Context: an optimization exercise on an open-source flow, tuned for small area. The choices shown serve that exercise and are no tape-out recipe. Some runs may be left out. An edit can pass the tests and still lose a function that they never use. No functional check of the RTL was part of any run shown here. Power figures rest on the tool's default switching activity, not on a simulated workload.

**flow/run.sh**
```bash
#!/bin/bash
# synth_recipe.tcl (not shown) runs the flow's synth.tcl, then flattens the netlist and writes it again
# the make line also repeats each setting of config.mk as NAME=value (left out here)
make -C /OpenROAD-flow-scripts/flow DESIGN_CONFIG=/design/flow/config.mk WORK_HOME=/design/flow/orfs CLKGATE_MAP_FILE= SYNTH_SCRIPT=/design/flow/synth_recipe.tcl finish
```
**flow/config.mk**
```make
export PLATFORM = sky130hd
export DESIGN_NAME = BridgeTop
export DESIGN_NICKNAME = BridgeTop
export VERILOG_FILES = /design/flow/design.v
export SDC_FILE = /design/flow/constraint.sdc
export NUM_CORES = 4
export LEC_CHECK = 0
export CAP_MARGIN = 20
export CORE_MARGIN = 2
export CORE_UTILIZATION = 40
export SLEW_MARGIN = 20
```
**flow/constraint.sdc**
```tcl
create_clock -name core_clock -period 3.0 [get_ports {Hclk}]
set_input_delay 0.6000 -clock core_clock [delete_from_list [all_inputs] [get_ports {Hclk}]]
set_output_delay 0.6000 -clock core_clock [all_outputs]
set_load 0.01 [all_outputs]
```
**flow/design.v**
```verilog
`timescale 1ns / 1ps
module AHB_Slave(Hclk, Hresetn, Hreadyin, Hwrite, Htrans, Haddr, Hwdata, Prdata,
        valid, Hwrite_reg, Hresp, temp_selx, Haddr1, Haddr2, Hwdata1, Hwdata2, Hrdata);
input Hclk, Hresetn, Hreadyin ,Hwrite;
input [1:0] Htrans;
input [31:0] Haddr, Hwdata, Prdata;
output reg valid, Hwrite_reg;
output [1:0] Hresp;
output reg [2:0] temp_selx;
output reg [31:0] Haddr1, Haddr2, Hwdata1, Hwdata2;
output [31:0] Hrdata; 
parameter IDLE = 2'b00,        
          BUSY = 2'b01,        
          NONSEQ = 2'b10,      
          SEQ = 2'b11;         
parameter OKAY = 2'b00,
          ERROR = 2'b01,
          RETRY = 2'b10,
          SPLIT =2'b11;
parameter INTERURPT_CONTROLLER = 3'b001,
          COUNTER_TIMER = 3'b010,
          REMAP_PAUSE = 3'b100,
          UNDEFINED = 3'b000;
always @(Hreadyin,Haddr,Htrans,Hresetn)
begin
    if(Hresetn == 0)
        valid = 0;
    else if ((Hreadyin == 1) && (Haddr >= 32'h8000_0000 && Haddr < 32'h8C00_0000) && (Htrans == NONSEQ || Htrans == SEQ))
	   valid = 1;
	else
	   valid = 0;
end
always @(Haddr,Hresetn)
begin
    if (Hresetn && (Haddr >= 32'h8000_0000 && Haddr < 32'h8400_0000))
        temp_selx = INTERURPT_CONTROLLER;
    else if (Hresetn && (Haddr >= 32'h8400_0000 && Haddr < 32'h8800_0000))
        temp_selx = COUNTER_TIMER;
    else if (Hresetn && (Haddr >= 32'h8800_0000 && Haddr < 32'h8C00_0000))
        temp_selx = REMAP_PAUSE;
    else
        temp_selx = UNDEFINED;
end
always @(posedge Hclk)
begin
    if(Hresetn==0)
    begin
        Haddr1 <= 0;
        Haddr2 <= 0;
    end
    else
    begin
        Haddr1 <= Haddr;
        Haddr2 <= Haddr1;
    end		
end
always @(posedge Hclk)
begin	
    if(Hresetn==0)
	begin
	   Hwdata1 <= 0;
	   Hwdata2 <= 0;
	end
	else
	begin
		Hwdata1 <= Hwdata;
		Hwdata2 <= Hwdata1;
	end		
end
always @(posedge Hclk)
begin	
	if(Hresetn==0)
		Hwrite_reg <= 0;
	else
		Hwrite_reg <= Hwrite;
end 
assign Hrdata = Prdata;    
assign Hresp = OKAY;    
endmodule
`timescale 1ns / 1ps
module APB_Controller(Hclk, Hresetn, Hwrite, Hwrite_reg, valid, temp_selx, Hwdata1, Hwdata2, 
                    Haddr1, Haddr2, Penable, Pwrite, Pselx, Paddr, Pwdata, Hreadyout);
input Hclk, Hresetn, valid, Hwrite, Hwrite_reg;
input [2:0] temp_selx;
input [31:0] Haddr1, Haddr2, Hwdata1, Hwdata2; 
output reg Pwrite, Penable, Hreadyout;  
output reg [2:0] Pselx;
output reg [31:0] Paddr, Pwdata;
parameter ST_IDLE = 3'b000,
          ST_WWAIT = 3'b001,
          ST_READ = 3'b010,
          ST_WRITE = 3'b011,
          ST_WRITEP = 3'b100,
          ST_RENABLE = 3'b101,
          ST_WENABLE = 3'b110,
          ST_WENABLEP = 3'b111;
reg [2:0] stateP;
reg [2:0] stateN;       
always @(posedge Hclk)
begin: Reset_Logic
    if(Hresetn == 0)
        stateP <= ST_IDLE;
    else
        stateP <= stateN;
end
always @(stateP, valid, Hwrite, Hwrite_reg)
begin: NextState_Logic
stateN = ST_IDLE;
case(stateP)
    ST_IDLE:
    begin
        if(~valid)
            stateN = ST_IDLE;
        else if (valid && Hwrite)
            stateN = ST_WWAIT;
        else if (valid && ~Hwrite)
            stateN = ST_READ;  
    end
    ST_WWAIT:
    begin
        if(~valid)
            stateN = ST_WRITE;
        else
            stateN = ST_WRITEP;
    end
    ST_READ: stateN = ST_RENABLE;
    ST_WRITE:
    begin
        if(~valid)
            stateN = ST_WENABLE;
        else
            stateN = ST_WENABLEP;           
    end
    ST_WRITEP: stateN = ST_WENABLEP;   
    ST_RENABLE:
    begin
        if(~valid)
            stateN = ST_IDLE;
        else if (valid && Hwrite)
            stateN = ST_WWAIT;
        else if (valid && ~Hwrite)
            stateN = ST_READ;
    end
    ST_WENABLE:
    begin
        if(~valid)
            stateN = ST_IDLE;
        else if (valid && Hwrite)
            stateN = ST_WWAIT;
        else if (valid && ~Hwrite)
            stateN = ST_READ;
    end  
    ST_WENABLEP:
    begin
        if(~Hwrite_reg)
            stateN = ST_READ;
        else if(~valid && Hwrite_reg)
            stateN = ST_WRITE;
        else if(valid && Hwrite_reg)
            stateN = ST_WRITEP;
    end
    default: stateN = ST_IDLE;   
endcase
end 
reg Penable_temp, Hreadyout_temp, Pwrite_temp;
reg [2:0] Pselx_temp;
reg [31:0] Paddr_temp, Pwdata_temp;
reg pending, pending_next;
always @(*)
begin: Combinational_Output_Logic
    Paddr_temp = Paddr;
    Pwdata_temp = Pwdata;
    Pwrite_temp = Pwrite;
    pending_next = pending;
    case(stateP)
        ST_IDLE:
        begin
            Pselx_temp = 0;           
            Penable_temp = 0;         
            Hreadyout_temp = 1;       
        end
        ST_WWAIT:
        begin 
            pending_next = 1;                
            Pselx_temp = 0;          
            Penable_temp = 0;
            Hreadyout_temp = 1;
        end
        ST_READ:
        begin
            Paddr_temp = Haddr1;        
            Pselx_temp = temp_selx;    
            Pwrite_temp = 0;           
            Penable_temp = 0;          
            Hreadyout_temp = 0;        
        end
        ST_WRITE:
        begin
            Paddr_temp = Haddr1;       
            Pselx_temp = temp_selx;    
            Pwrite_temp = 1;           
            Penable_temp = 0;          
            Hreadyout_temp = 0;        
            Pwdata_temp = Hwdata1;
        end
        ST_WRITEP:
        begin
            if(pending==1)                 
            begin
                Paddr_temp = Haddr1;
                Pwdata_temp = Hwdata1;
            end
            else
            begin
                Paddr_temp = Haddr2;
                Pwdata_temp = Hwdata2;
            end
            Pselx_temp = temp_selx;     
            Pwrite_temp = 1;            
            Penable_temp = 0;           
            Hreadyout_temp = 0;         
        end
        ST_RENABLE:
        begin
            Penable_temp = 1;           
            Hreadyout_temp = 1;         
            Pselx_temp = temp_selx;     
        end
        ST_WENABLE:
        begin
            Penable_temp = 1;           
            Hreadyout_temp = 1;         
            Pselx_temp = temp_selx;     
        end
        ST_WENABLEP:
        begin
            pending_next = 0;
            Penable_temp = 1;           
            Hreadyout_temp = 1;         
            Pselx_temp = temp_selx;       
        end    
    endcase
end
always @(posedge Hclk)
begin: Sequential_Output_Logic
    if(~Hresetn)
    begin
        Paddr <= 0;
	    Pwrite <= 0;
	    Pselx <= 0;
	    Pwdata <= 0;
	    Penable <= 0;
	   Hreadyout <= 0;
	   pending <= 0;
    end
    else
    begin
        Paddr <= Paddr_temp;
        Pwrite <= Pwrite_temp;
        Pselx <= Pselx_temp;
        Pwdata <= Pwdata_temp;
        Penable <= Penable_temp;
        Hreadyout <= Hreadyout_temp;
        pending <= pending_next;
    end    
end
endmodule
`timescale 1ns / 1ps
module BridgeTop(Hclk, Hresetn, Hwrite, Hreadyin, Hreadyout, Hwdata, Haddr, Htrans,
                Prdata, Penable, Pwrite, Pselx, Paddr, Pwdata, Hresp, Hrdata);
input Hclk, Hresetn, Hwrite, Hreadyin;
input[1:0] Htrans;
input [31:0] Hwdata, Haddr, Prdata;
output Penable, Pwrite, Hreadyout;
output [1:0] Hresp; 
output [2:0] Pselx;
output [31:0] Paddr, Pwdata, Hrdata;
wire valid, Hwrite_reg;
wire [2:0] temp_selx;  
wire [31:0] Haddr1, Haddr2, Hwdata1, Hwdata2;
AHB_Slave Slave(Hclk, Hresetn, Hreadyin, Hwrite, Htrans, Haddr, Hwdata, Prdata,
        valid, Hwrite_reg, Hresp, temp_selx, Haddr1, Haddr2, Hwdata1, Hwdata2, Hrdata);
APB_Controller FSM(Hclk, Hresetn, Hwrite, Hwrite_reg, valid, temp_selx, Hwdata1, Hwdata2, 
                    Haddr1, Haddr2, Penable, Pwrite, Pselx, Paddr, Pwdata, Hreadyout);
endmodule
```
Fig. 1: run 1, supply network
The bar under the picture is 50 um long. Pins as bars on the die edge.
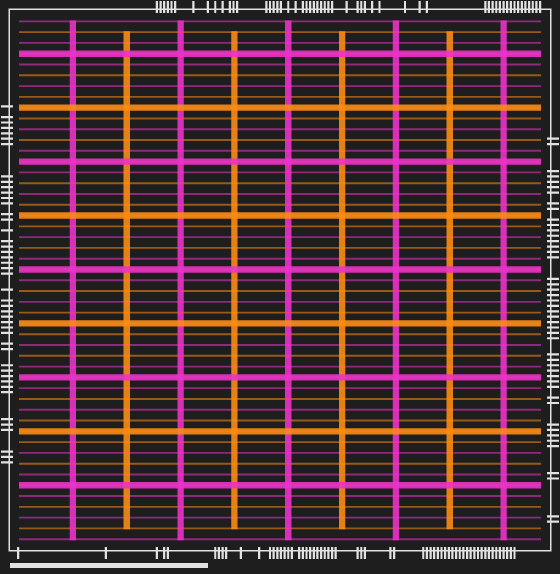
[magenta] VSS
[orange] VDD
met5 straps: 9
met4 straps: 9
met1 rails: 49
signal pins: 206
rows: 48
VDD IR max: 0.458 mV
total core area: 0.0172 mm^2
die extent in x: 136 um

Fig. 2: run 1, cells coloured by class
The bar under the picture is 50 um long.
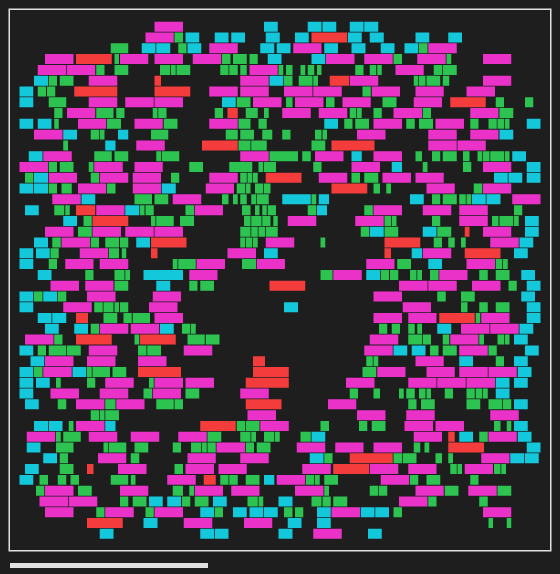
[magenta] flip-flops | cells: 203
[green] all other logic | cells: 369
[red] clock drivers and dummy loads | cells: 38
[cyan] other buffers and delay cells | cells: 148
fraction of area in registers: 0.447
Finished Cell Area: 0.00908 mm^2
post-layout util: 0.529
standard-cell rows: 48

Fig. 3: run 1, clock distribution
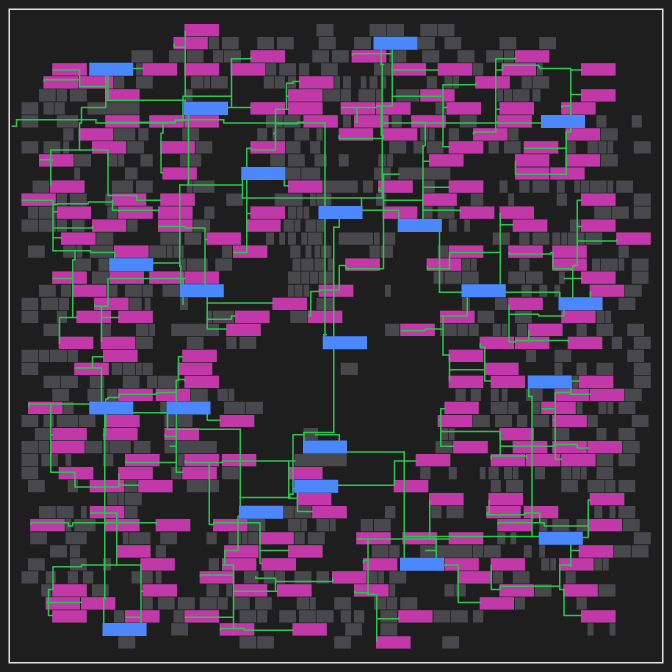
[magenta] flip-flops | count: 203
[green] clock wires | length: 2330 um
[blue] cells driving clock nets | count: 21
routed clock nets: 22
flops lie: all over the die
Fin Clk Skew: 10.5 ps
clock power share: 0.359

==> out/qor.log, run 1 <==
qor: drt.routed_wl 14000 um
qor: placed_design.place_worst_setup_slack 388 ps
qor: critical_path.critical-path-slowest-cell sky130_fd_sc_hd__or3b_1
qor: finish.layout.sequential_cells 203
qor: timing.min_period 2190 ps
qor: pwr.power 7.87 mW
qor: synthesis.synth_most_common_cell sky130_fd_sc_hd__dfxtp_1
qor: synthesis.ys.flop_type sky130_fd_sc_hd__dfxtp_1
qor: synthesis.synth_top_cells_by_area sky130_fd_sc_hd__dfxtp_1 (58%), sky130_fd_sc_hd__and2_1 (11%), sky130_fd_sc_hd__mux2i_1 (9.2%)
qor: critical_path.critPathKind register to register
qor: critical_path.crit_cells 5
qor: global_route.initial_antenna_violation_count 0
qor: floorplanning.pin_count 206
qor: finish.clkbuf_count 24
qor: synthesis.synth_fa_ha_area_frac 0
qor: critical_path.crit_path_cell_trace or3b_1, nor2_8, buf_12, mux2i_1, a211oi_1
qor: finish.ff_latch_area 0.00406 mm^2
qor: finish.final_common_cell sky130_fd_sc_hd__dfxtp_1
qor: finish.inverters_excl_clock 4
qor: timing.relSlewSlack 0.381
qor: drt.wire_length_on_met1 6520 um
qor: pwr.intPower 5.73 mW
qor: critical_path.cell_family_contributing_the_most_delay_on_the_critical_path simple AND/OR/NAND/NOR gates
qor: synthesis.synth.ff_latch_count 203
qor: synthesis.synth_simple_gate_area_frac 0.169
qor: drt.route.met3.wl 1060 um
qor: finish.layout.cells.largest_class sequential cells
qor: pwr.leakage_power_figure 3.29 nW
qor: clock_tree.postcts_setup_bufs 0
qor: pwr.power_frac_seq 0.412
qor: critical_path.worst_r2r_path_depth 5
qor: global_route.largest_net_degree_at_the_start_of_global_routing 111
qor: clock_tree.clock-root-buffer sky130_fd_sc_hd__clkbuf_16
qor: synthesis.synth-xor-area-share 0
qor: global_route.busiest_layer met2
qor: clock_tree.clkSlewWorstSetupHoldPaths 60 ps
qor: synthesis.syn-instance-count 646
qor: synthesis.synthesis.area_per_instance 10.8 um^2
qor: synthesis.synth_compound_area_frac 0.0887
qor: critical_path.worstPathMaxFanout 64
qor: finish.most-common-layout-cells sky130_fd_sc_hd__dfxtp_1 (203), sky130_fd_sc_hd__clkdlybuf4s50_1 (137), sky130_fd_sc_hd__and2_1 (128)
qor: global_route.first_global_vias 4520
qor: finish.drive_above_1_share 0.0950
qor: finish.fin_nets 845
qor: timing.grt_setup_unrepaired no
qor: pwr.power.share.combinational 0.229
qor: pwr.power_per_cell_area 866 mW/mm^2
qor: critical_path.critPathRequiredTime 3390 ps
qor: clock_tree.cts.htree.levels 1
qor: synthesis.number_of_enable_type_register_cells_in_the_synthesized_netlist 0
qor: critical_path.ff2ff_setup_slack 810 ps
qor: run_status.run_status complete, no violations
qor: critical_path.critPathBufInv 1
qor: floorplanning.die_area 0.0185 mm^2
qor: drt.remaining_drc_errors 0
qor: timing.finalHoldWorstSlack 408 ps
qor: pwr.clock_net_power 2.82 mW
qor: pwr.netSwitchingPower 2.14 mW
qor: worst_hold_path.worst_hold_path_type input pin to register
qor: clock_tree.postCtsHoldBufs 0
qor: placed_design.placement.io_buffers 138
qor: synthesis.ys_top_cells_by_count sky130_fd_sc_hd__dfxtp_1 (203), sky130_fd_sc_hd__and2_1 (128), sky130_fd_sc_hd__mux2i_1 (64), sky130_fd_sc_hd__nand2_1 (40), sky130_fd_sc_hd__buf_4 (37)
Fig. 4: run 1, signal wires by layer
The bar under the picture is 50 um long. Two of the layers only.
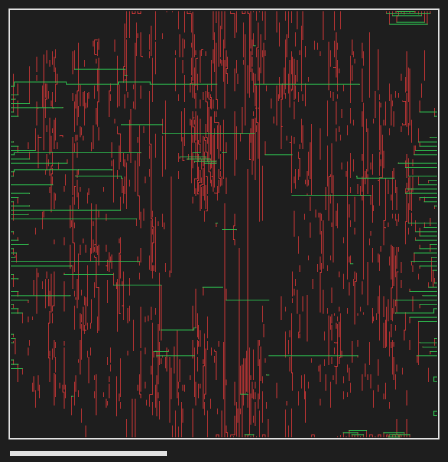

## Run 2: what changed since run 1
==> flow/design.v (replaced) <==
`timescale 1ns / 1ps
module BridgeTop(Hclk, Hresetn, Hwrite, Hreadyin, Hreadyout, Hwdata, Haddr, Htrans,
                Prdata, Penable, Pwrite, Pselx, Paddr, Pwdata, Hresp, Hrdata);
input Hclk, Hresetn, Hwrite, Hreadyin;
input [1:0] Htrans;
input [31:0] Hwdata, Haddr, Prdata;
output reg Penable, Pwrite, Hreadyout;
output [1:0] Hresp;
output reg [2:0] Pselx;
output reg [31:0] Paddr, Pwdata;
output [31:0] Hrdata;
assign Hrdata = Prdata;
assign Hresp = 2'b00;
localparam ST_IDLE     = 3'b000,
           ST_WWAIT    = 3'b001,
           ST_READ     = 3'b010,
           ST_WRITE    = 3'b011,
           ST_WRITEP   = 3'b100,
           ST_RENABLE  = 3'b101,
           ST_WENABLE  = 3'b110,
           ST_WENABLEP = 3'b111;
wire in_win = Haddr[31] & ~Haddr[30] & ~Haddr[29] & ~Haddr[28] & ~(Haddr[27] & Haddr[26]);
wire valid  = Hreadyin & Htrans[1] & in_win;
wire [2:0] selx = in_win ? {Haddr[27], Haddr[26], ~(Haddr[27] | Haddr[26])} : 3'b000;
reg [2:0] state, state_n;
reg Hwrite_reg;
reg [31:0] a_q, d_q;
always @(*) begin
    case (state)
        ST_IDLE, ST_RENABLE, ST_WENABLE:
            state_n = ~valid ? ST_IDLE : (Hwrite ? ST_WWAIT : ST_READ);
        ST_WWAIT:    state_n = valid ? ST_WRITEP : ST_WRITE;
        ST_READ:     state_n = ST_RENABLE;
        ST_WRITE:    state_n = valid ? ST_WENABLEP : ST_WENABLE;
        ST_WRITEP:   state_n = ST_WENABLEP;
        default:     state_n = ~Hwrite_reg ? ST_READ : (valid ? ST_WRITEP : ST_WRITE);
    endcase
end
wire st_rd  = (state == ST_READ);
wire st_wr  = (state == ST_WRITE) | (state == ST_WRITEP);
wire st_en  = (state == ST_RENABLE) | (state == ST_WENABLE) | (state == ST_WENABLEP);
wire st_sel = ~((state == ST_IDLE) | (state == ST_WWAIT));
wire hold   = (state == ST_WENABLEP) & valid & Hwrite_reg;
wire ld_a  = st_rd | st_wr;
wire ld_d  = st_wr;
wire a_new = Hresetn & ~hold;
wire a_old = Hresetn & hold;
wire p_new = Hresetn & ld_a;
wire p_old = Hresetn & ~ld_a;
wire w_new = Hresetn & ld_d;
wire w_old = Hresetn & ~ld_d;
always @(posedge Hclk) begin
    Hwrite_reg <= Hwrite;
    a_q    <= ({32{a_new}} & Haddr)  | ({32{a_old}} & a_q);
    d_q    <= ({32{a_new}} & Hwdata) | ({32{a_old}} & d_q);
    Paddr  <= ({32{p_new}} & a_q)    | ({32{p_old}} & Paddr);
    Pwdata <= ({32{w_new}} & d_q)    | ({32{w_old}} & Pwdata);
end
always @(posedge Hclk) begin
    if (~Hresetn) begin
        state      <= ST_IDLE;
        Pwrite     <= 1'b0;
        Pselx      <= 3'b000;
        Penable    <= 1'b0;
        Hreadyout  <= 1'b0;
    end else begin
        state      <= state_n;
        if (ld_a)
            Pwrite <= st_wr;
        Pselx      <= st_sel ? selx : 3'b000;
        Penable    <= st_en;
        Hreadyout  <= ~ld_a;
    end
end
endmodule
Fig. 5: run 2, signal wires by layer
The bar under the picture is 20 um long. Two of the layers only.
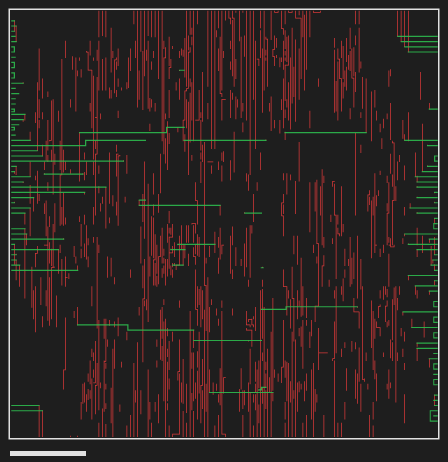
[green] met3 | wire length: 676 um
[red] met2 | wire length: 5200 um
wire length per cell: 16.9 um
total global-route track usage: 0.174

Fig. 6: run 2, top view of the die
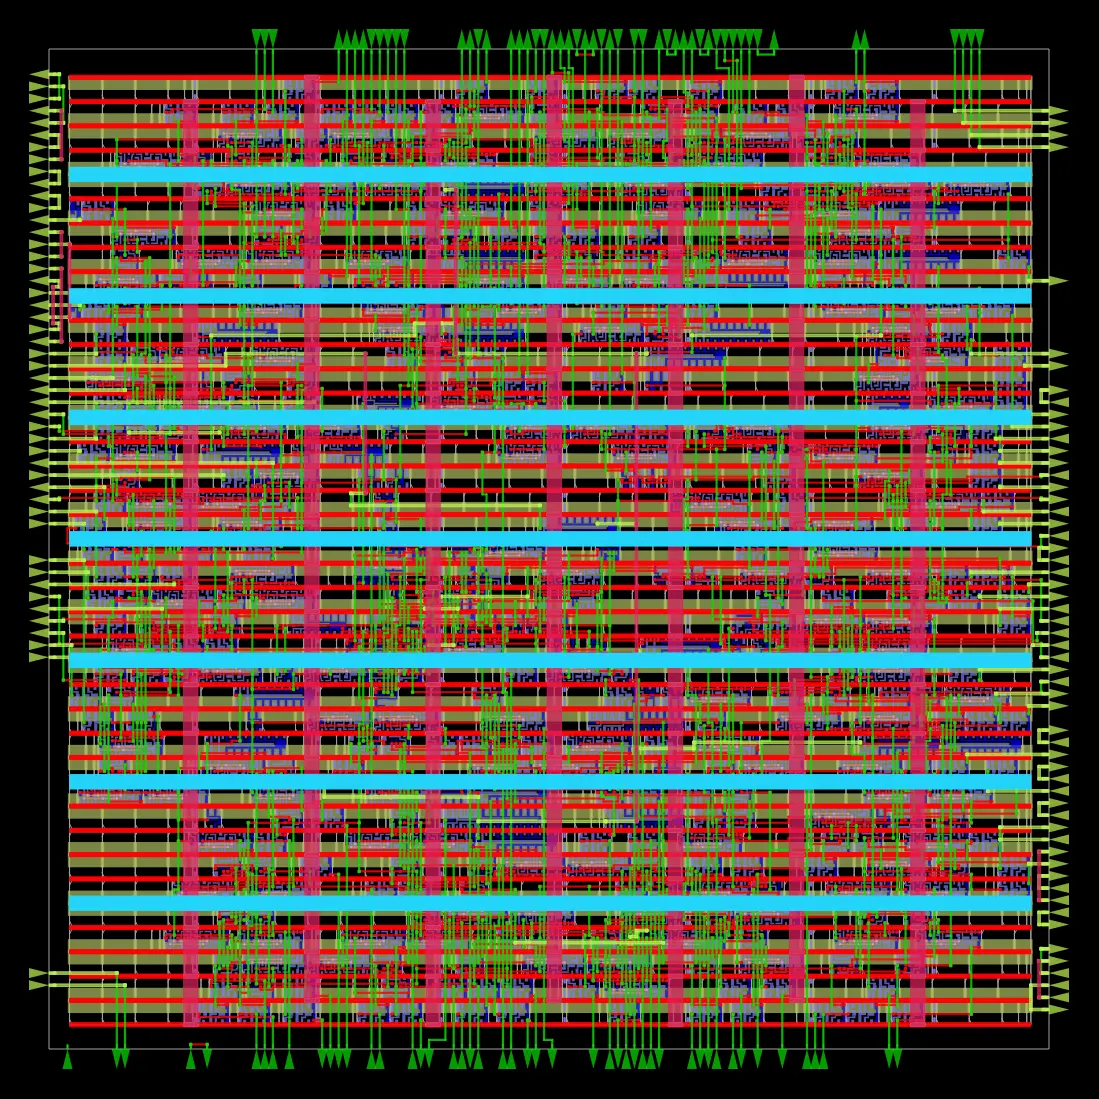
number of standard cells in the final layout excluding fillers: 638
overall routed net length: 10800 um
standard-cell rows: 39

==> out/qor.log, run 2 <==
qor: run_status.run_status complete, no violations
qor: drt.route.met3.wl 675 um [-36%]
qor: finish.ff_latch_area 0.00276 mm^2 [-32%]
qor: placed_design.dpl.hpwl 7090 um
qor: critical_path.critical_path_max_stage_delay 560 ps
qor: clock_tree.clkSlewWorstSetupHoldPaths 60 ps [about the same]
qor: critical_path.critical-path-slowest-cell sky130_fd_sc_hd__or4b_1
qor: synthesis.synth.mux.area_fraction 0.00429
qor: critical_path.crit-reg2reg-launch state[2]
qor: finish.stdcell_area 0.00656 mm^2 [-28%]
qor: global_route.grt.overflow.total 0
qor: floorplanning.pin_count 206 [unchanged]
qor: synthesis.synth_largest_type_area_fraction 0.592
qor: synthesis.synth_top_cell_by_area sky130_fd_sc_hd__dfxtp_1
qor: critical_path.worstPathMaxFanout 49 [-23%]
qor: placed_design.globalplace.congestion 0.768
qor: synthesis.synth_fa_ha_area_frac 0 [unchanged]
qor: global_route.grt_first_pass_wirelength 17500 um
qor: finish.insertedDiodeCount 0
qor: finish.clkbuf_count 20 [-17%]
qor: synthesis.register_area_share_after_synthesis 0.592
qor: critical_path.cp-endpoint d_q[0]
qor: timing.clock.fmax 409 MHz
qor: worst_hold_path.min_delay_worst_endpoint Paddr[29]
qor: critical_path.worstSetupEndpointType register
qor: synthesis.synth_most_common_cell sky130_fd_sc_hd__dfxtp_1
qor: critical_path.worst_r2r_endpoint d_q[0]
qor: critical_path.worst_r2r_path_depth 4 [-1]
qor: placed_design.placed_instance_area 0.00594 mm^2
qor: critical_path.timing.critical_path.arrival 2740 ps
qor: placed_design.place.detailed.instances 606
qor: pwr.power.share.switching 0.244
qor: drt.first_pass_iters 4
qor: synthesis.netlist_area 0.00466 mm^2
qor: clock_tree.clock_sinks 138
qor: finish.postLayoutCoreUtil 0.574 [+0.0454]
qor: critical_path.critPathBufInv 2 [+1]
qor: timing.worst_case_setup_margin_in_the_final_layout 554 ps
qor: synthesis.synth_simple_gate_area_frac 0.0274 [-0.141]
qor: synthesis.syn-instance-count 376 [-42%]
qor: critical_path.crit_start Haddr[30]
qor: timing.min_period 2450 ps [+253 ps]
qor: global_route.initial_antenna_violation_count 0 [unchanged]
qor: drt.remaining_drc_errors 0 [unchanged]
qor: timing.timing.setup.tns 0 ps
qor: timing.finalHoldWorstSlack 464 ps [+56.0 ps]
qor: pwr.intPower 3.90 mW [-32%]
qor: finish.buffers 151
qor: finish.multiInputGateArea 0.00146 mm^2
qor: timing.grt_setup_unrepaired no
qor: timing.final-max-slew-violation-count 0
qor: clock_tree.clock-root-buffer sky130_fd_sc_hd__clkbuf_16
qor: clock_tree.cts_resized 0
qor: finish.syn_to_final_growth 40.6%
qor: clock_tree.postCtsHoldBufs 0 [unchanged]
qor: timing.timing.final.hold_violations 0
qor: synthesis.postSynth.asyncResetShare 0
qor: global_route.gr-usage-met1 0.219
qor: clock_tree.cts_tree built
qor: critical_path.crit_path_cell_trace clkdlybuf4s50_1, or4b_1, a211o_1, o21a_2, buf_12, a22o_2
qor: synthesis.yosysWarnings 1
qor: synthesis.synth-xor-area-share 0.00376 [+0.00376]
qor: synthesis.ys_top_cells_by_count sky130_fd_sc_hd__dfxtp_1 (138), sky130_fd_sc_hd__a22o_1 (75), sky130_fd_sc_hd__a22o_2 (53), sky130_fd_sc_hd__buf_4 (34), sky130_fd_sc_hd__clkbuf_1 (17)
qor: finish.multiInputCombCellCount 170
qor: pwr.power_combinational 0.852 mW
qor: critical_path.critical_path.startpoint_type input pin
qor: finish.area_share_nonclk_buffers 0.231
qor: pwr.power_frac_seq 0.415 [+0.003]
qor: floorplanning.die_area 0.0125 mm^2 [-32%]
qor: critical_path.cell_family_contributing_the_most_delay_on_the_critical_path compound AO/OA/AOI/OAI gates
qor: finish.sh_seq_area 0.421 [-0.0261]
qor: critical_path.ff2ff_setup_slack 1270 ps [+460 ps]
qor: pwr.clkPwrFrac 0.420 [+0.061]
qor: clock_tree.postcts_setup_bufs 0 [unchanged]
qor: drt.routed-via-count 3331
qor: global_route.grt_use_met2 0.281
qor: drt.maxUsedRoutingLayer met4
qor: worst_hold_path.worst_min_delay_path_startpoint a_q[29]
qor: clock_tree.cts_buffers 17
qor: synthesis.number_of_enable_type_register_cells_in_the_synthesized_netlist 0 [unchanged]
qor: critical_path.critPathKind input pin to register
qor: finish.multi_input_area_share 0.223
qor: global_route.groute.layer.met3.usage 0.0637
qor: pwr.power 5.16 mW [-34%]
qor: floorplanning.floorplan.initialDensity 0.408
qor: finish.layout.sequential_cells 138 [-32%]
qor: critical_path.critPathRequiredTime 3290 ps [-100 ps]
qor: clock_tree.cts.htree.levels 4 [+3]
qor: run.drv_cap 0
qor: pwr.power.share.combinational 0.165 [-0.064]
qor: synthesis.synth_top_cells_by_area sky130_fd_sc_hd__dfxtp_1 (59%), sky130_fd_sc_hd__a22o_1 (14%), sky130_fd_sc_hd__a22o_2 (11%)
qor: finish.drive_above_1_share 0.204 [+0.109]
qor: synthesis.synth.ff_latch_count 138 [-32%]
qor: global_route.largest_net_degree_at_the_start_of_global_routing 50 [-55%]
qor: synthesis.yosys.cell_types.count 34
qor: pwr.power-top-group the clock network
qor: pwr.clock_net_power 2.16 mW [-23%]
qor: timing.setup_viol 0
qor: drt.residual_antenna_violating_net_count_after_detailed_routing 0
qor: synthesis.synth_compound_area_frac 0.275 [+0.187]
qor: drt.initialDrtViolationCount 197
qor: finish.fin_nets 584 [-31%]
qor: clock_tree.max_root_sink_buffers 2
qor: placed_design.place_worst_setup_slack 141 ps [-247 ps]
qor: pwr.power_per_cell_area 786 mW/mm^2 [-9.2%]
qor: critical_path.crit_cells 6 [+1]
qor: floorplanning.floorplan.tapcells 143
qor: finish.fillers 985
qor: finish.inverters_excl_clock 4 [unchanged]
qor: drt.met2WireLength 5200 um
qor: drt.routed_via_density 5.22
qor: synthesis.synthesis.area_per_instance 12.4 um^2 [+15%]
qor: finish.layout.cells.largest_class sequential cells
qor: pwr.leakage_power_figure 2.66 nW [-19%]
qor: worst_hold_path.hold_depth 1
qor: pwr.netSwitchingPower 1.26 mW [-41%]
qor: pwr.sequential_logic_power 2.14 mW
qor: global_route.first_global_vias 3365 [-26%]
qor: finish.most-common-layout-cells sky130_fd_sc_hd__dfxtp_1 (138), sky130_fd_sc_hd__clkdlybuf4s50_1 (138), sky130_fd_sc_hd__a22o_1 (75)
qor: finish.clock_cell_area_share 0.0945
qor: synthesis.combinational_family_with_the_most_area_after_synthesis compound AO/OA/AOI/OAI gates
qor: placed_design.placement.io_buffers 138 [unchanged]
qor: timing.skew 4.97 ps [-5.57 ps]
qor: timing.min_period_over_period 0.815
qor: drt.wire_length_on_met1 4780 um [-27%]
qor: worst_hold_path.worst_hold_path_type register to register
qor: clock_tree.clkLatencyLatePin 400 ps
qor: global_route.busiest_layer met2
qor: synthesis.ys.flop_type sky130_fd_sc_hd__dfxtp_1
Fig. 7: run 2, supply network
The bar under the picture is 20 um long. Pins as bars on the die edge.
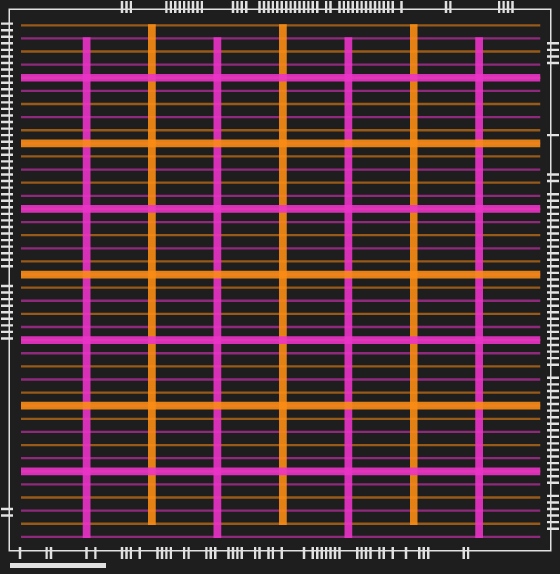
[magenta] VSS
[orange] VDD
met5 straps: 7
signal pins: 206
met4 straps: 7
rows: 39
met1 rails: 40
die extent in x: 112 um
VDD IR max: 0.728 mV
y dimension of the die: 112 um
total core area: 0.0114 mm^2

Fig. 8: run 2, cells coloured by class
The bar under the picture is 20 um long.
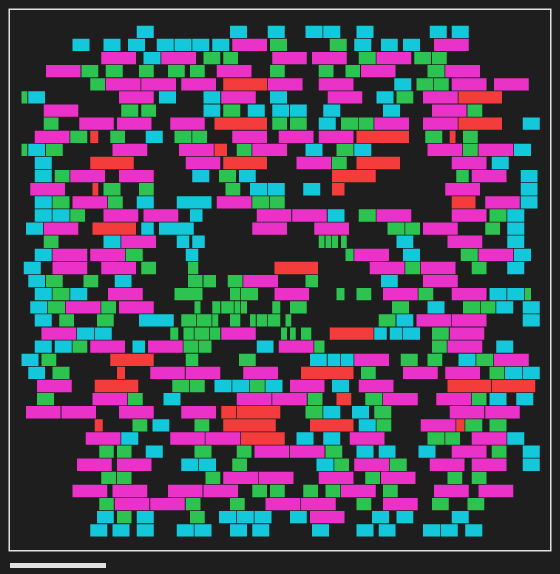

## Run 3: what changed since run 2
==> flow/flow/run.sh (new file) <==
#!/bin/bash
# Own flow: the standard ORFS layout (standard.sh), with the port buffers that
# global placement inserts made from sky130_fd_sc_hd__buf_1 instead of the
# larger cell buffer_ports picks by default. Every port still gets a buffer.
set -euo pipefail
echo 'export BUFFER_PORTS_ARGS = -buffer_cell sky130_fd_sc_hd__buf_1' >> config.mk
bash standard.sh > standard_flow.log 2>&1
==> flow/standard.sh (new file) <==
#!/bin/bash
# synth_recipe.tcl (not shown) runs the flow's synth.tcl, then flattens the netlist and writes it again
# the make line also repeats each setting of config.mk as NAME=value (left out here)
make -C /OpenROAD-flow-scripts/flow DESIGN_CONFIG=/design/flow/config.mk WORK_HOME=/design/flow/orfs CLKGATE_MAP_FILE= SYNTH_SCRIPT=/design/flow/synth_recipe.tcl "${@:-finish}"
--- a/flow/config.mk
+++ b/flow/config.mk
@@ -9,3 +9,4 @@
 export CORE_MARGIN = 2
 export CORE_UTILIZATION = 40
 export SLEW_MARGIN = 20
+export BUFFER_PORTS_ARGS = -buffer_cell sky130_fd_sc_hd__buf_1
removed: flow/run.sh
Fig. 9: run 3, cells coloured by class
The bar under the picture is 20 um long.
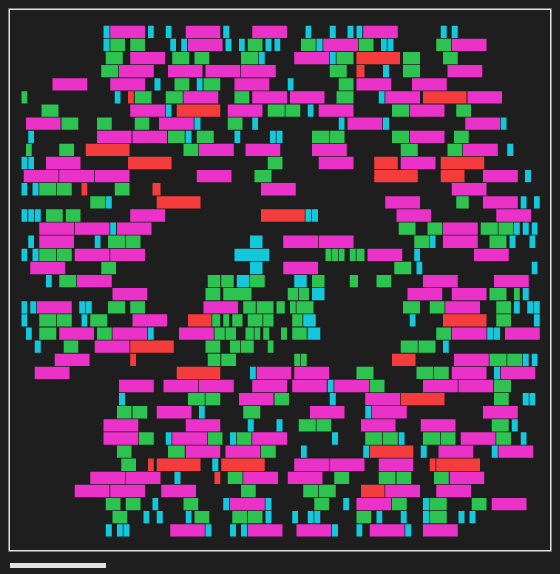
[red] clock drivers and dummy loads | cells: 30
[magenta] flip-flops | cells: 138
[cyan] other buffers and delay cells | cells: 146
[green] all other logic | cells: 174
fraction of area in registers: 0.499
Finished Cell Area: 0.00554 mm^2
post-layout util: 0.485

Fig. 10: run 3, signal wires by layer
The bar under the picture is 20 um long. Two of the layers only.
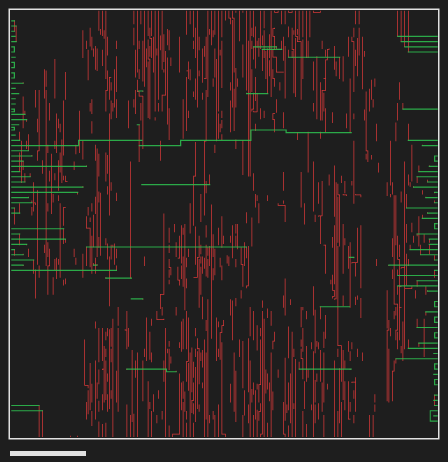
[green] met3 | wire length: 671 um
[red] met2 | wire length: 4810 um
vias after detailed routing: 3238
overall routed net length: 10200 um
wire length per cell: 16.1 um

Fig. 11: run 3, clock distribution
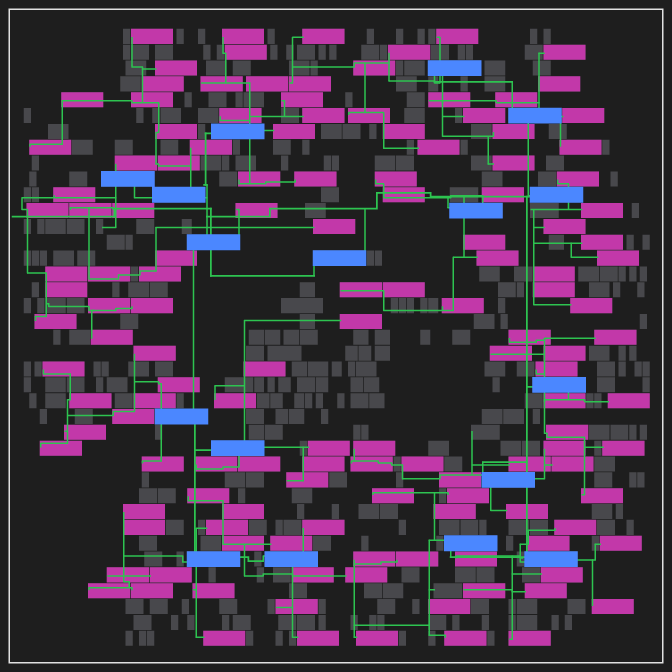
[green] clock wires | length: 1560 um
[blue] cells driving clock nets | count: 17
[magenta] flip-flops | count: 138
flops lie: all over the die
total clock network power: 1.84 mW
clock power share: 0.400

==> out/qor.log, run 3 <==
qor: global_route.initial_antenna_violation_count 0 [unchanged]
qor: clock_tree.postcts_setup_bufs 0 [unchanged]
qor: critical_path.critPathBufInv 2 [unchanged]
qor: finish.syn_to_final_growth 18.8%
qor: synthesis.synth_fa_ha_area_frac 0 [unchanged]
qor: timing.timing.final.hold_violations 0 [unchanged]
qor: finish.clock_cell_area_share 0.0951 [+0.000654]
qor: critical_path.critPathKind input pin to register
qor: pwr.leakage_power_figure 2.25 nW [-16%]
qor: drt.wire_length_on_met1 4530 um [-5.2%]
qor: placed_design.globalplace.congestion 0.691 [-10%]
qor: clock_tree.max_root_sink_buffers 2 [unchanged]
qor: drt.remaining_drc_errors 0 [unchanged]
qor: clock_tree.postCtsHoldBufs 0 [unchanged]
qor: drt.initialDrtViolationCount 198 [+0.51%]
qor: finish.fin_nets 579 [-0.86%]
qor: drt.met2WireLength 4810 um [-7.5%]
qor: critical_path.critical-path-slowest-cell sky130_fd_sc_hd__or4b_1
qor: clock_tree.cts.htree.levels 4 [unchanged]
qor: critical_path.crit_path_cell_trace buf_1, or4b_1, a211o_1, nor3_4, buf_4, a22o_2
qor: finish.multiInputCombCellCount 170 [unchanged]
qor: timing.grt_setup_unrepaired no
qor: critical_path.worstSetupEndpointType register
qor: floorplanning.chipHeight 112 um [unchanged]
qor: finish.multiInputGateArea 0.00146 mm^2 [unchanged]
qor: timing.finalHoldWorstSlack 386 ps [-77.9 ps]
qor: finish.inverters_excl_clock 4 [unchanged]
qor: clock_tree.clkLatencyLatePin 410 ps [about the same]
qor: synthesis.synth-xor-area-share 0.00376 [unchanged]
qor: synthesis.ys_top_cells_by_count sky130_fd_sc_hd__dfxtp_1 (138), sky130_fd_sc_hd__a22o_1 (75), sky130_fd_sc_hd__a22o_2 (53), sky130_fd_sc_hd__buf_4 (34), sky130_fd_sc_hd__clkbuf_1 (17)
qor: critical_path.worstPathMaxFanout 32 [-35%]
qor: synthesis.combinational_family_with_the_most_area_after_synthesis compound AO/OA/AOI/OAI gates
qor: synthesis.synth_most_common_cell sky130_fd_sc_hd__dfxtp_1
qor: drt.routed_via_density 5.13 [-1.7%]
qor: synthesis.yosys.cell_types.count 34 [unchanged]
qor: pwr.power_combinational 0.622 mW [-27%]
qor: pwr.sequential_logic_power 2.14 mW [about the same]
qor: pwr.power.share.combinational 0.135 [-0.030]
qor: global_route.total_global_route_track_usage 0.166 [-0.00835]
qor: finish.area_share_nonclk_buffers 0.107 [-0.125]
qor: global_route.groute.layer.met3.usage 0.0604 [-0.00327]
qor: worst_hold_path.worst_hold_path_type input pin to register
qor: finish.drive_above_1_share 0.184 [-0.0196]
qor: timing.skew 5.63 ps [+0.667 ps]
qor: run.drv_cap 0 [unchanged]
qor: placed_design.placed_instance_area 0.00501 mm^2 [-16%]
qor: drt.route.met3.wl 671 um [-0.59%]
qor: global_route.grt.overflow.total 0 [unchanged]
qor: pwr.intPower 3.42 mW [-12%]
qor: global_route.gr-usage-met1 0.204 [-0.0148]
qor: pwr.power 4.61 mW [-11%]
qor: critical_path.ff2ff_setup_slack 1230 ps [-40 ps]
qor: clock_tree.cts_resized 0 [unchanged]
qor: finish.final_cells 631 [-1.1%]
qor: pwr.ir_worst_vdd 0.355 mV [-51%]
qor: floorplanning.fp-row-count 39 [unchanged]
qor: synthesis.number_of_enable_type_register_cells_in_the_synthesized_netlist 0 [unchanged]
qor: synthesis.syn-instance-count 376 [unchanged]
qor: finish.insertedDiodeCount 0 [unchanged]
qor: timing.worst_case_setup_margin_in_the_final_layout 787 ps [+232 ps]
qor: clock_tree.cts_tree built
qor: critical_path.critPathRequiredTime 3350 ps [+60 ps]
qor: worst_hold_path.worst_min_delay_path_startpoint Hwrite
qor: timing.timing.setup.tns 0 ps [unchanged]
qor: placed_design.placement.io_buffers 138 [unchanged]
qor: timing.min_period_over_period 0.738 [-0.0774]
qor: critical_path.worst_r2r_endpoint Paddr[12]
qor: floorplanning.die_area 0.0125 mm^2 [unchanged]
qor: clock_tree.clock_sinks 138 [unchanged]
qor: global_route.first_global_vias 3178 [-5.6%]
qor: timing.final-max-slew-violation-count 0 [unchanged]
qor: critical_path.cp-endpoint d_q[25]
qor: global_route.grt_use_met2 0.262 [-0.0190]
qor: worst_hold_path.hold_depth 1 [unchanged]
qor: pwr.power_frac_seq 0.465 [+0.050]
qor: critical_path.worst_r2r_path_depth 5 [+1]
qor: floorplanning.floorplan.tapcells 143 [unchanged]
qor: worst_hold_path.min_delay_worst_endpoint Hwrite_reg
qor: finish.multi_input_area_share 0.264 [+0.0411]
qor: synthesis.synthesis.area_per_instance 12.4 um^2 [unchanged]
qor: pwr.power_per_cell_area 832 mW/mm^2 [+5.8%]
qor: placed_design.place.detailed.instances 601 [-0.83%]
qor: run_status.run_status complete, no violations
qor: critical_path.cell_family_contributing_the_most_delay_on_the_critical_path simple AND/OR/NAND/NOR gates

==> re-timing with driven ports <==
Ports are ideal in the flow. The routed layouts listed here were re-timed in OpenROAD. Step 1, drivers: a clkbuf_16 drives Hclk and a buf_2 each remaining input, both assumed. Step 2 adds t to the input delays and takes it off the output delays; t is the mean of the earliest and latest rising clock arrival at the registers after step 1. Input paths then give back, and output paths get back, about the clock's delay inside the block. a / b / c = ideal / step 1 / step 2; a / b = the first two.
| run | shift t [ns] | setup slack, ns | latest minus earliest clock arrival (ns) |
|---|---|---|---|
| run 1 | 0.529 | 0.808 / 0.808 / 0.378 | 0.014 / 0.014 |
| run 2 | 0.434 | 0.554 / 0.555 / 0.121 | 0.005 / 0.006 |
| run 3 | 0.434 | 0.787 / 0.792 / 0.358 | 0.008 / 0.007 |
After both steps setup and hold are still met in every run listed. The setup slack of run 2, which loses most, moves by +0.001 ns with the drivers and by -0.433 ns with both steps.
